From an optimization exercise on the open Yosys and OpenROAD flow, aimed at small area, a short achievable clock period and few clock cycles per item; shortcuts taken in it are not production practice. The RTL was checked by simulation tests, not by an equivalence proof against the original design.

### flow/run.sh
#!/bin/bash
# synth_recipe.tcl (not shown) runs the flow's synth.tcl, then flattens the netlist and writes it again
# the make line also repeats each setting of config.mk as NAME=value (left out here)
make -C /OpenROAD-flow-scripts/flow DESIGN_CONFIG=/design/flow/config.mk WORK_HOME=/design/flow/orfs CLKGATE_MAP_FILE= SYNTH_SCRIPT=/design/flow/synth_recipe.tcl finish
### flow/config.mk
export PLATFORM = sky130hd
export DESIGN_NAME = dct2d_top
export DESIGN_NICKNAME = dct2d_top
export VERILOG_FILES = /design/flow/design.v
export SDC_FILE = /design/flow/constraint.sdc
export NUM_CORES = 4
export LEC_CHECK = 0
export CAP_MARGIN = 20
export CORE_MARGIN = 2
export CORE_UTILIZATION = 40
export PLACE_DENSITY = 0.6
export SLEW_MARGIN = 20
### flow/constraint.sdc
create_clock -name core_clock -period 10.0 [get_ports {clk}]
set_input_delay 2.0000 -clock core_clock [delete_from_list [all_inputs] [get_ports {clk}]]
set_output_delay 2.0000 -clock core_clock [all_outputs]
set_load 0.01 [all_outputs]
### flow/design.v
module dct1d_loeffler #(
    parameter INPUT_WIDTH = 8,
    parameter OUTPUT_WIDTH = 16,
    parameter COEF_WIDTH = 16   
)(
    input  wire                           clk,
    input  wire                           rst_n,
    input  wire                           in_valid,
    input  wire signed [INPUT_WIDTH-1:0]  in_sample,
    input  wire [2:0]                     in_index,    
    input  wire                           in_last,     
    output reg                            out_valid,
    output reg  signed [OUTPUT_WIDTH-1:0] out_coef,
    output reg  [2:0]                     out_index,
    output reg                            out_last
);
    localparam signed [COEF_WIDTH-1:0] C1 = 16'sd16069;  
    localparam signed [COEF_WIDTH-1:0] C2 = 16'sd15137;  
    localparam signed [COEF_WIDTH-1:0] C3 = 16'sd13623;  
    localparam signed [COEF_WIDTH-1:0] C4 = 16'sd11585;  
    localparam signed [COEF_WIDTH-1:0] C5 = 16'sd9102;   
    localparam signed [COEF_WIDTH-1:0] C6 = 16'sd6270;   
    localparam signed [COEF_WIDTH-1:0] C7 = 16'sd3196;   
    localparam signed [COEF_WIDTH-1:0] S2 = 16'sd11585;  
    reg signed [INPUT_WIDTH-1:0] x [0:7];
    reg [2:0] sample_count;
    reg block_ready;
    always @(posedge clk or negedge rst_n) begin
        if (!rst_n) begin
            sample_count <= 0;
            block_ready <= 0;
        end else begin
            if (in_valid) begin
                x[in_index] <= in_sample;
                if (in_last) begin
                    sample_count <= 0;
                    block_ready <= 1;
                end else begin
                    sample_count <= sample_count + 1;
                end
            end else begin
                block_ready <= 0;
            end
        end
    end
    reg signed [INPUT_WIDTH:0] s1_a0, s1_a1, s1_a2, s1_a3;
    reg signed [INPUT_WIDTH:0] s1_b0, s1_b1, s1_b2, s1_b3;
    reg s1_valid;
    always @(posedge clk or negedge rst_n) begin
        if (!rst_n) begin
            s1_valid <= 0;
        end else begin
            s1_valid <= block_ready;
            if (block_ready) begin
                s1_a0 <= x[0] + x[7];
                s1_a1 <= x[1] + x[6];
                s1_a2 <= x[2] + x[5];
                s1_a3 <= x[3] + x[4];
                s1_b0 <= x[0] - x[7];
                s1_b1 <= x[1] - x[6];
                s1_b2 <= x[2] - x[5];
                s1_b3 <= x[3] - x[4];
            end
        end
    end
    reg signed [INPUT_WIDTH+1:0] s2_c0, s2_c1, s2_c2, s2_c3;
    reg signed [INPUT_WIDTH+1:0] s2_d0, s2_d1, s2_d2, s2_d3;
    reg s2_valid;
    always @(posedge clk or negedge rst_n) begin
        if (!rst_n) begin
            s2_valid <= 0;
        end else begin
            s2_valid <= s1_valid;
            if (s1_valid) begin
                s2_c0 <= s1_a0 + s1_a3;
                s2_c1 <= s1_a1 + s1_a2;
                s2_c2 <= s1_a1 - s1_a2;
                s2_c3 <= s1_a0 - s1_a3;
                s2_d0 <= s1_b0;
                s2_d1 <= s1_b1;
                s2_d2 <= s1_b2;
                s2_d3 <= s1_b3;
            end
        end
    end
    reg signed [OUTPUT_WIDTH-1:0] s3_X0, s3_X2, s3_X4, s3_X6;
    reg signed [COEF_WIDTH+INPUT_WIDTH+1:0] s3_t0, s3_t1, s3_t2, s3_t3;
    reg s3_valid;
    always @(posedge clk or negedge rst_n) begin
        if (!rst_n) begin
            s3_valid <= 0;
        end else begin
            s3_valid <= s2_valid;
            if (s2_valid) begin
                s3_X0 <= (s2_c0 + s2_c1) >>> 0;
                s3_X4 <= (s2_c0 - s2_c1) >>> 0;
                s3_t0 <= (s2_c2 * C6);
                s3_t1 <= (s2_c3 * C2);
                s3_t2 <= (s2_c2 * C2);
                s3_t3 <= (s2_c3 * C6);
            end
        end
    end
    reg signed [OUTPUT_WIDTH-1:0] s4_X0, s4_X2, s4_X4, s4_X6;
    reg signed [COEF_WIDTH+INPUT_WIDTH+1:0] s4_odd [0:7];
    reg s4_valid;
    always @(posedge clk or negedge rst_n) begin
        if (!rst_n) begin
            s4_valid <= 0;
        end else begin
            s4_valid <= s3_valid;
            if (s3_valid) begin
                s4_X0 <= s3_X0;
                s4_X4 <= s3_X4;
                s4_X2 <= (s3_t0 + s3_t1) >>> 14;
                s4_X6 <= (s3_t2 - s3_t3) >>> 14;
                s4_odd[0] <= (s2_d0 * C7);
                s4_odd[1] <= (s2_d1 * C5);
                s4_odd[2] <= (s2_d2 * C3);
                s4_odd[3] <= (s2_d3 * C1);
                s4_odd[4] <= (s2_d0 * C1);
                s4_odd[5] <= (s2_d1 * C3);
                s4_odd[6] <= (s2_d2 * C5);
                s4_odd[7] <= (s2_d3 * C7);
            end
        end
    end
    reg signed [OUTPUT_WIDTH-1:0] s5_X0, s5_X2, s5_X4, s5_X6;
    reg signed [COEF_WIDTH+INPUT_WIDTH+2:0] s5_p0, s5_p1, s5_p2, s5_p3;
    reg s5_valid;
    always @(posedge clk or negedge rst_n) begin
        if (!rst_n) begin
            s5_valid <= 0;
        end else begin
            s5_valid <= s4_valid;
            if (s4_valid) begin
                s5_X0 <= s4_X0;
                s5_X2 <= s4_X2;
                s5_X4 <= s4_X4;
                s5_X6 <= s4_X6;
                s5_p0 <= (s4_odd[0] + s4_odd[3]) >>> 14;
                s5_p1 <= (s4_odd[1] + s4_odd[2]) >>> 14;
                s5_p2 <= (s4_odd[1] - s4_odd[2]) >>> 14;
                s5_p3 <= (s4_odd[0] - s4_odd[3]) >>> 14;
            end
        end
    end
    reg signed [OUTPUT_WIDTH-1:0] s6_X [0:7];
    reg s6_valid;
    always @(posedge clk or negedge rst_n) begin
        if (!rst_n) begin
            s6_valid <= 0;
        end else begin
            s6_valid <= s5_valid;
            if (s5_valid) begin
                s6_X[0] <= s5_X0;
                s6_X[4] <= s5_X4;
                s6_X[2] <= s5_X2;
                s6_X[6] <= s5_X6;
                s6_X[1] <= (s5_p0 + s5_p1);
                s6_X[7] <= (s5_p0 - s5_p1);
                s6_X[5] <= (((s5_p2 + s5_p3) * S2) >>> 14);
                s6_X[3] <= (((s5_p3 - s5_p2) * S2) >>> 14);
            end
        end
    end
    reg [2:0] out_cnt;
    reg outputting;
    always @(posedge clk or negedge rst_n) begin
        if (!rst_n) begin
            out_valid <= 0;
            out_cnt <= 0;
            outputting <= 0;
        end else begin
            if (s6_valid && !outputting) begin
                outputting <= 1;
                out_cnt <= 0;
                out_valid <= 1;
                out_coef <= s6_X[0];
                out_index <= 0;
                out_last <= 0;
            end else if (outputting) begin
                if (out_cnt < 7) begin
                    out_cnt <= out_cnt + 1;
                    out_coef <= s6_X[out_cnt + 1];
                    out_index <= out_cnt + 1;
                    out_last <= (out_cnt == 6);
                    out_valid <= 1;
                end else begin
                    outputting <= 0;
                    out_valid <= 0;
                end
            end else begin
                out_valid <= 0;
            end
        end
    end
endmodule
module transpose_buffer #(
    parameter DATA_WIDTH = 16
)(
    input  wire                         clk,
    input  wire                         rst_n,
    input  wire                         wr_en,
    input  wire [2:0]                   wr_row,
    input  wire [2:0]                   wr_col,
    input  wire signed [DATA_WIDTH-1:0] wr_data,
    input  wire                         wr_block_done,
    input  wire                         rd_en,
    output reg  signed [DATA_WIDTH-1:0] rd_data,
    output reg                          rd_valid,
    output reg                          rd_block_done
);
    reg signed [DATA_WIDTH-1:0] buffer_A [0:63];
    reg signed [DATA_WIDTH-1:0] buffer_B [0:63];
    reg active_wr_buf;  
    reg active_rd_buf;  
    reg buf_A_ready;
    reg buf_B_ready;
    reg [2:0] rd_row, rd_col;
    reg reading;
    wire [5:0] wr_addr = {wr_row, wr_col};
    wire [5:0] rd_addr = {rd_row, rd_col};
    always @(posedge clk or negedge rst_n) begin
        if (!rst_n) begin
            active_wr_buf <= 0;
            buf_A_ready <= 0;
            buf_B_ready <= 0;
        end else begin
            if (wr_en) begin
                if (active_wr_buf == 0) begin
                    buffer_A[wr_addr] <= wr_data;
                end else begin
                    buffer_B[wr_addr] <= wr_data;
                end
            end
            if (wr_block_done) begin
                if (active_wr_buf == 0) begin
                    buf_A_ready <= 1;
                    active_wr_buf <= 1;
                end else begin
                    buf_B_ready <= 1;
                    active_wr_buf <= 0;
                end
            end
            if (rd_en && rd_col == 0 && rd_row == 0) begin
                if (active_rd_buf == 0)
                    buf_A_ready <= 0;
                else
                    buf_B_ready <= 0;
            end
        end
    end
    always @(posedge clk or negedge rst_n) begin
        if (!rst_n) begin
            rd_row <= 0;
            rd_col <= 0;
            reading <= 0;
            rd_valid <= 0;
            rd_block_done <= 0;
            active_rd_buf <= 0;  
        end else begin
            rd_block_done <= 0;
            if (!reading && ((active_rd_buf == 0 && buf_A_ready) || 
                           (active_rd_buf == 1 && buf_B_ready))) begin
                reading <= 1;
                rd_row <= 0;
                rd_col <= 0;
            end
            if (reading && rd_en) begin
                if (active_rd_buf == 0) begin
                    rd_data <= buffer_A[rd_addr];
                end else begin
                    rd_data <= buffer_B[rd_addr];
                end
                rd_valid <= 1;
                if (rd_row == 7) begin
                    rd_row <= 0;
                    if (rd_col == 7) begin
                        rd_col <= 0;
                        reading <= 0;
                        rd_block_done <= 1;
                        active_rd_buf <= ~active_rd_buf;
                    end else begin
                        rd_col <= rd_col + 1;
                    end
                end else begin
                    rd_row <= rd_row + 1;
                end
            end else begin
                rd_valid <= 0;
            end
        end
    end
endmodule
module dct2d_top #(
    parameter INPUT_WIDTH = 8,
    parameter OUTPUT_WIDTH = 16
)(
    input  wire                          clk,
    input  wire                          rst_n,
    input  wire                          s_axis_tvalid,
    output wire                          s_axis_tready,
    input  wire [INPUT_WIDTH-1:0]        s_axis_tdata,
    input  wire                          s_axis_tlast,   
    output wire                          m_axis_tvalid,
    input  wire                          m_axis_tready,
    output wire [OUTPUT_WIDTH-1:0]       m_axis_tdata,
    output wire                          m_axis_tlast    
);
    localparam IDLE = 0, ROW_INPUT = 1, ROW_PROCESS = 2, 
               TRANSPOSE = 3, COL_PROCESS = 4, OUTPUT = 5;
    reg [2:0] state;
    reg [5:0] in_pixel_cnt;   
    reg [2:0] in_row, in_col;
    wire                         row_dct_in_valid;
    wire signed [INPUT_WIDTH-1:0] row_dct_in_sample;
    wire [2:0]                   row_dct_in_index;
    wire                         row_dct_in_last;
    wire                         row_dct_out_valid;
    wire signed [OUTPUT_WIDTH-1:0] row_dct_out_coef;
    wire [2:0]                   row_dct_out_index;
    wire                         row_dct_out_last;
    reg                          trans_wr_en;
    reg [2:0]                    trans_wr_row, trans_wr_col;
    reg signed [OUTPUT_WIDTH-1:0] trans_wr_data;
    reg                          trans_wr_block_done;
    wire                         trans_rd_en;
    wire signed [OUTPUT_WIDTH-1:0] trans_rd_data;
    wire                         trans_rd_valid;
    wire                         trans_rd_block_done;
    wire                         col_dct_in_valid;
    wire signed [OUTPUT_WIDTH-1:0] col_dct_in_sample;
    wire [2:0]                   col_dct_in_index;
    wire                         col_dct_in_last;
    wire                         col_dct_out_valid;
    wire signed [OUTPUT_WIDTH-1:0] col_dct_out_coef;
    wire [2:0]                   col_dct_out_index;
    wire                         col_dct_out_last;
    reg signed [INPUT_WIDTH-1:0] input_buffer [0:7];
    reg [2:0] buf_cnt;
    reg row_process_req;
    reg [2:0] current_row;
    reg [2:0] col_done_cnt;
    assign s_axis_tready = (state == ROW_INPUT) || (state == IDLE);
    always @(posedge clk or negedge rst_n) begin
        if (!rst_n) begin
            state <= IDLE;
            in_pixel_cnt <= 0;
            in_row <= 0;
            in_col <= 0;
            buf_cnt <= 0;
            row_process_req <= 0;
            current_row <= 0;
            col_done_cnt <= 0;
        end else begin
            case (state)
                IDLE: begin
                    if (s_axis_tvalid && s_axis_tready) begin
                        state <= ROW_INPUT;
                        in_pixel_cnt <= 1;
                        in_row <= 0;
                        in_col <= 1;
                        input_buffer[0] <= s_axis_tdata;
                        buf_cnt <= 1;
                    end
                end
                ROW_INPUT: begin
                    if (s_axis_tvalid && s_axis_tready) begin
                        input_buffer[buf_cnt] <= s_axis_tdata;
                        buf_cnt <= buf_cnt + 1;
                        in_pixel_cnt <= in_pixel_cnt + 1;
                        if (in_col == 7) begin
                            in_col <= 0;
                            in_row <= in_row + 1;
                            row_process_req <= 1;
                            state <= ROW_PROCESS;
                        end else begin
                            in_col <= in_col + 1;
                        end
                    end
                end
                ROW_PROCESS: begin
                    row_process_req <= 0;
                    if (row_dct_out_valid && row_dct_out_last) begin
                        if (current_row == 7) begin
                            state <= TRANSPOSE;
                            current_row <= 0;
                        end else begin
                            current_row <= current_row + 1;
                            state <= ROW_INPUT;
                            buf_cnt <= 0;
                        end
                    end
                end
                TRANSPOSE: begin
                    if (trans_wr_block_done) begin
                        state <= COL_PROCESS;
                    end
                end
                COL_PROCESS: begin
                    if (col_dct_out_valid && col_dct_out_last) begin
                        col_done_cnt <= col_done_cnt + 1;
                        if (col_done_cnt == 7) begin
                            state <= IDLE;
                            in_pixel_cnt <= 0;
                        end
                    end
                end
            endcase
        end
    end
    reg [2:0] row_feed_cnt;
    reg row_feeding;
    assign row_dct_in_valid = row_feeding;
    assign row_dct_in_sample = input_buffer[row_feed_cnt];
    assign row_dct_in_index = row_feed_cnt;
    assign row_dct_in_last = (row_feed_cnt == 7);
    always @(posedge clk or negedge rst_n) begin
        if (!rst_n) begin
            row_feeding <= 0;
            row_feed_cnt <= 0;
        end else begin
            if (row_process_req && !row_feeding) begin
                row_feeding <= 1;
                row_feed_cnt <= 0;
            end else if (row_feeding) begin
                if (row_feed_cnt == 7) begin
                    row_feeding <= 0;
                    row_feed_cnt <= 0;
                end else begin
                    row_feed_cnt <= row_feed_cnt + 1;
                end
            end
        end
    end
    reg [2:0] trans_row_cnt, trans_col_cnt;
    always @(posedge clk or negedge rst_n) begin
        if (!rst_n) begin
            trans_wr_en <= 0;
            trans_wr_row <= 0;
            trans_wr_col <= 0;
            trans_wr_block_done <= 0;
            trans_row_cnt <= 0;
            trans_col_cnt <= 0;
        end else begin
            trans_wr_block_done <= 0;
            if (row_dct_out_valid) begin
                trans_wr_en <= 1;
                trans_wr_data <= row_dct_out_coef;
                trans_wr_row <= trans_row_cnt;
                trans_wr_col <= row_dct_out_index;
                if (row_dct_out_last) begin
                    if (trans_row_cnt == 7) begin
                        trans_wr_block_done <= 1;
                        trans_row_cnt <= 0;
                    end else begin
                        trans_row_cnt <= trans_row_cnt + 1;
                    end
                end
            end else begin
                trans_wr_en <= 0;
            end
        end
    end
    assign trans_rd_en = (state == COL_PROCESS) && !col_dct_in_valid;
    assign col_dct_in_valid = trans_rd_valid;
    assign col_dct_in_sample = trans_rd_data;
    reg [2:0] col_feed_idx;
    always @(posedge clk or negedge rst_n) begin
        if (!rst_n) begin
            col_feed_idx <= 0;
        end else begin
            if (trans_rd_valid) begin
                col_feed_idx <= col_feed_idx + 1;
            end
        end
    end
    assign col_dct_in_index = col_feed_idx;
    assign col_dct_in_last = (col_feed_idx == 7) && trans_rd_valid;
    assign m_axis_tvalid = col_dct_out_valid;
    assign m_axis_tdata = col_dct_out_coef;
    assign m_axis_tlast = col_dct_out_last;
    dct1d_loeffler #(
        .INPUT_WIDTH(INPUT_WIDTH),
        .OUTPUT_WIDTH(OUTPUT_WIDTH)
    ) row_dct (
        .clk(clk),
        .rst_n(rst_n),
        .in_valid(row_dct_in_valid),
        .in_sample(row_dct_in_sample),
        .in_index(row_dct_in_index),
        .in_last(row_dct_in_last),
        .out_valid(row_dct_out_valid),
        .out_coef(row_dct_out_coef),
        .out_index(row_dct_out_index),
        .out_last(row_dct_out_last)
    );
    transpose_buffer #(
        .DATA_WIDTH(OUTPUT_WIDTH)
    ) transpose (
        .clk(clk),
        .rst_n(rst_n),
        .wr_en(trans_wr_en),
        .wr_row(trans_wr_row),
        .wr_col(trans_wr_col),
        .wr_data(trans_wr_data),
        .wr_block_done(trans_wr_block_done),
        .rd_en(trans_rd_en),
        .rd_data(trans_rd_data),
        .rd_valid(trans_rd_valid),
        .rd_block_done(trans_rd_block_done)
    );
    dct1d_loeffler #(
        .INPUT_WIDTH(OUTPUT_WIDTH),
        .OUTPUT_WIDTH(OUTPUT_WIDTH)
    ) col_dct (
        .clk(clk),
        .rst_n(rst_n),
        .in_valid(col_dct_in_valid),
        .in_sample(col_dct_in_sample),
        .in_index(col_dct_in_index),
        .in_last(col_dct_in_last),
        .out_valid(col_dct_out_valid),
        .out_coef(col_dct_out_coef),
        .out_index(col_dct_out_index),
        .out_last(col_dct_out_last)
    );
endmodule
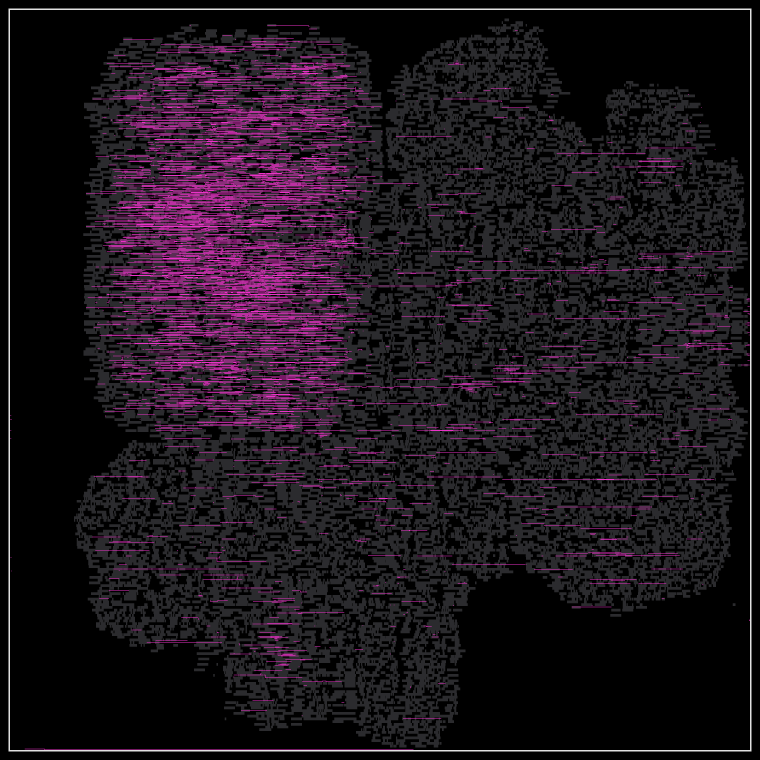
*M3 wires*
Scale: 1 px per um. Cells faint in the background.
1050 nets have wire on it. The layer carries 55.1 mm of wire. The wires run mostly horizontal.

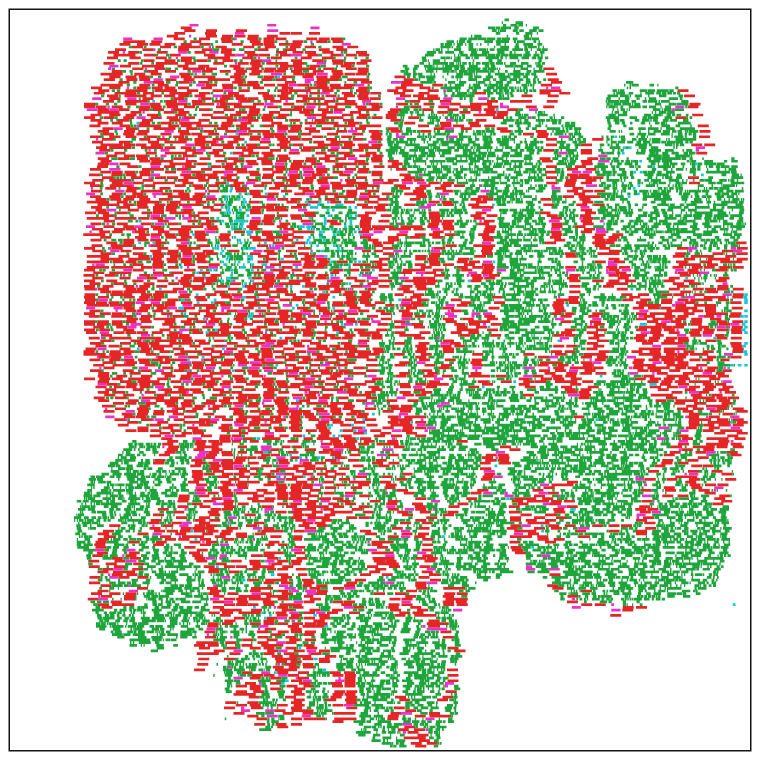
*Cell classes on the final placement*
Scale: 1 px per um.
Key: magenta = clock drivers and dummy loads [cells 685]; green = combinational and other logic [cells 12985]; red = sequential cells [cells 3609]; cyan = remaining buffers and delay cells [cells 293]

==> impl_metrics.toml <==
[global_route]
grt_pass1_vias = 131827
grt_max_degree = 151
grt_usage = 0.2150
grt_pass1_wl_mm = 875.6
grt.met3_usage = 0.04511

[sta]
rsz0062_at_grt = "no"
maxSlewViolCount = 0
hold_ws_ps = 365.8
layout_setup_ws_ps = 1609
worst_pin_slew_ps = 1255
min_period_over_period = 0.8391
tns_ps = 0
final_hold_viol_count = 0
finalSetupViolations = 0
max_freq_mhz = 119.2
period_needed_ps = 8391

[clocking]
post_cts_buffers = 0
hold_buffers = 0
path_clk_slew_ps = 60
clock_sinks = 3609
cts_tree = "done"
htreeDepth = 5
clk_latency_ps = 1100
post_cts_resize_count = 0
clockBufferDepth = 4

[power_and_ir_drop]
leakagePower_nw = 98.31
p_seq_mw = 20.1
ir_worst_vdd_mv = 0.6652
power_clock_mw = 13.9
intPower_mw = 36.28
comb_power_mw = 21.8
maxPowerGroup = "combinational cells"
power_mw = 55.81
clockPowerShare = 0.249
switching_share = 0.3500

[logic_synthesis]
async_reset_ff_frac = 0.01884
ys_seq_elements = 3609
synthFlopType = "edfxtp_1"
syn_inst = 16909
yosys_warnings = 13
synth_edf_count = 3541
syn-num-nets = 20700
yosys.area.top_type = "edfxtp_1"
syn_avg_cell_area_um2 = 12.82
ys_types = 95

[setup_path]
slowest_delay_ps = 610
r2r-start = "row_dct.s5_p2[1]"
arrival_ps = 9040
worst_setup_path_start_kind = "flop"
r2r-end = "row_dct.s6_X[5][12]"
worst-path-stages = 33
cp_max_fo = 8
cp_slowest_cell = "a2111oi_0"
required_ps = 10640
critPathCaptureType = "flop"
reg2reg_depth = 33
critical_path.top_delay_family = "adder cells"

[placement]
port_buffers = 29
gp_routability_congestion = 0.8845
hpwl_mm = 414.1
dp_cells = 24093

[detailed_routing]
drcViolationCount = 0
dr.max_layer_used = "met5"
route.met3.wl_mm = 55.11
met2_length_mm = 274.1
wl_per_cell_um = 24.18
postRouteAntennaNets = 0
wl_met1_mm = 245.6
wirelength_mm = 599.5

[cells_and_area]
layout_commonest_cell = "edfxtp_1"
seq_area_um2 = 108000
final_cell_count_no_fill = 24792
nNonClkInverters = 2801
multi_input_area_share = 0.4083
drive_gt1_frac = 0.06140
multi_input_gates = 10184
design.seq.count = 3609
buf_share = 0.009697
multi_input_area_um2 = 98000
postLayoutCellArea_um2 = 240000
area_delta_synth_final_pct = 10.72
num-nonclk-buffers = 293
nClkBuffers = 451

[status]
status = "timing/DRC/antenna clean"

[floorplan]
core_area_um2 = 540200
taps = 7208

[min_path]
hold_end = "col_dct.s5_X2[2]"
min_from = "col_dct.s4_X2[2]"
Testbench counts, summed over its fixed seeds: cycles 64,160, blocks 160.
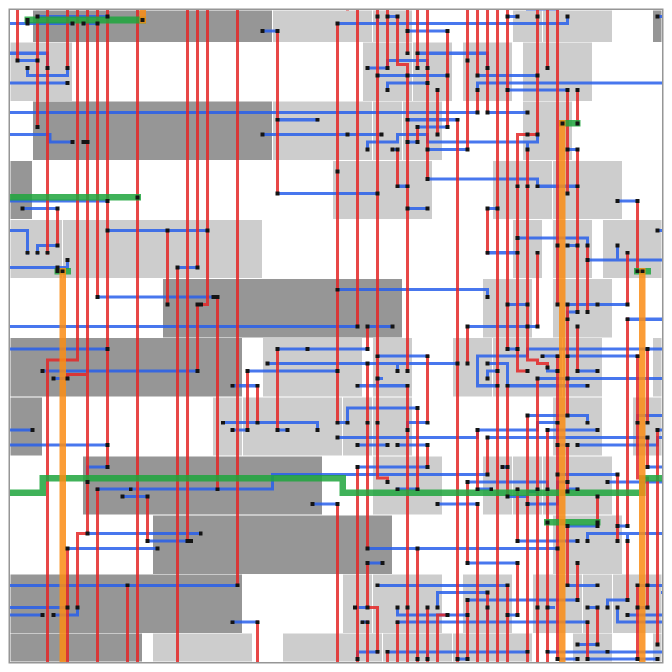
*Layout detail*
Window x 355 to 385, y 355 to 385 um. Cells in gray, sequential cells in the stronger gray; small squares are vias.
Key: green = metal 3; blue = metal 1; orange = metal 4; red = metal 2
Most frequent: edfxtp_1 (7), ha_1 (5). Sequential cells in the window: 7. 52 logic cells have their middle in the window. Netlist names of flops here include col_dct.x (7).

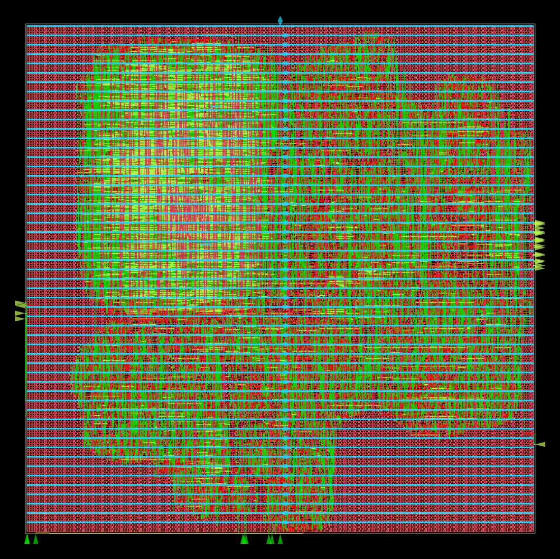
*Final layout*
fin util: 0.4443
Die W: 740.1 um
DIE AREA: 547800 um2

[how the worst max path moves through the flow]
stage	start	end	slack [ps]
after floorplan	row_dct.s5_p2[1]	row_dct.s6_X[5][12]	2700
after global placement	row_dct.s5_p2[1]	row_dct.s6_X[5][12]	1620
after detailed placement	row_dct.s5_p2[1]	row_dct.s6_X[5][12]	1670
after CTS	row_dct.s5_p2[1]	row_dct.s6_X[5][12]	1580
after global routing	row_dct.s5_p2[1]	row_dct.s6_X[5][12]	690
final	row_dct.s5_p2[1]	row_dct.s6_X[5][12]	1610
[logic make-up (layout without fill, tap and decap cells)]
group,Yosys count,count (layout),synth area share
flops,3609,3609,0.4984
buf+inv,3116,3779,0.05405
xor+xnor,874,874,0.03538
simple gates,2667,2667,0.05834
mux,70,70,0.003440
fa+ha+maj,3778,3778,0.2600
compound gates,2795,2795,0.09037
other cells,0,12,0
[synth_stat cells, drive strengths merged (75+ instances only)]
cell type  count
clkbuf       275
nand2b       102
nor2         901
nand2        552
o21bai       147
fa          1210
inv         2800
nor3         225
a21oi        594
a22oi        524
a22o         196
nor4          75
o21a          98
and3         110
xor2         277
xnor2        596
nand3        192
o21ai        380
a21o         165
nor2b        140
nand4        162
a221oi       207
edfxtp      3541
ha          2568

## re-timing with driven ports
No port has a modelled driver above. Below, the same layout with a new extraction and two added sets of constraints. Step 1 assumes that a clkbuf_16 drives the clock port and a buf_2 every other input. Step 2 adds t to the input delays and takes it off the output delays; t is the mean of the earliest and latest rising clock arrival at the registers after step 1. Input paths then give back, and output paths get back, about the clock's delay inside the block. a / b / c = ideal / step 1 / step 2; a / b = the first two.
t (ns): 1.114
slack for setup (ns): 1.609 / 1.609 / 1.609
clock arrival spread, ns: 0.215 / 0.214
worst data-port slew with drivers (ns): 0.29
After both steps setup and hold are still met in this run. The setup slack of this run moves by 0.000 ns with the drivers and by 0.000 ns with both steps.
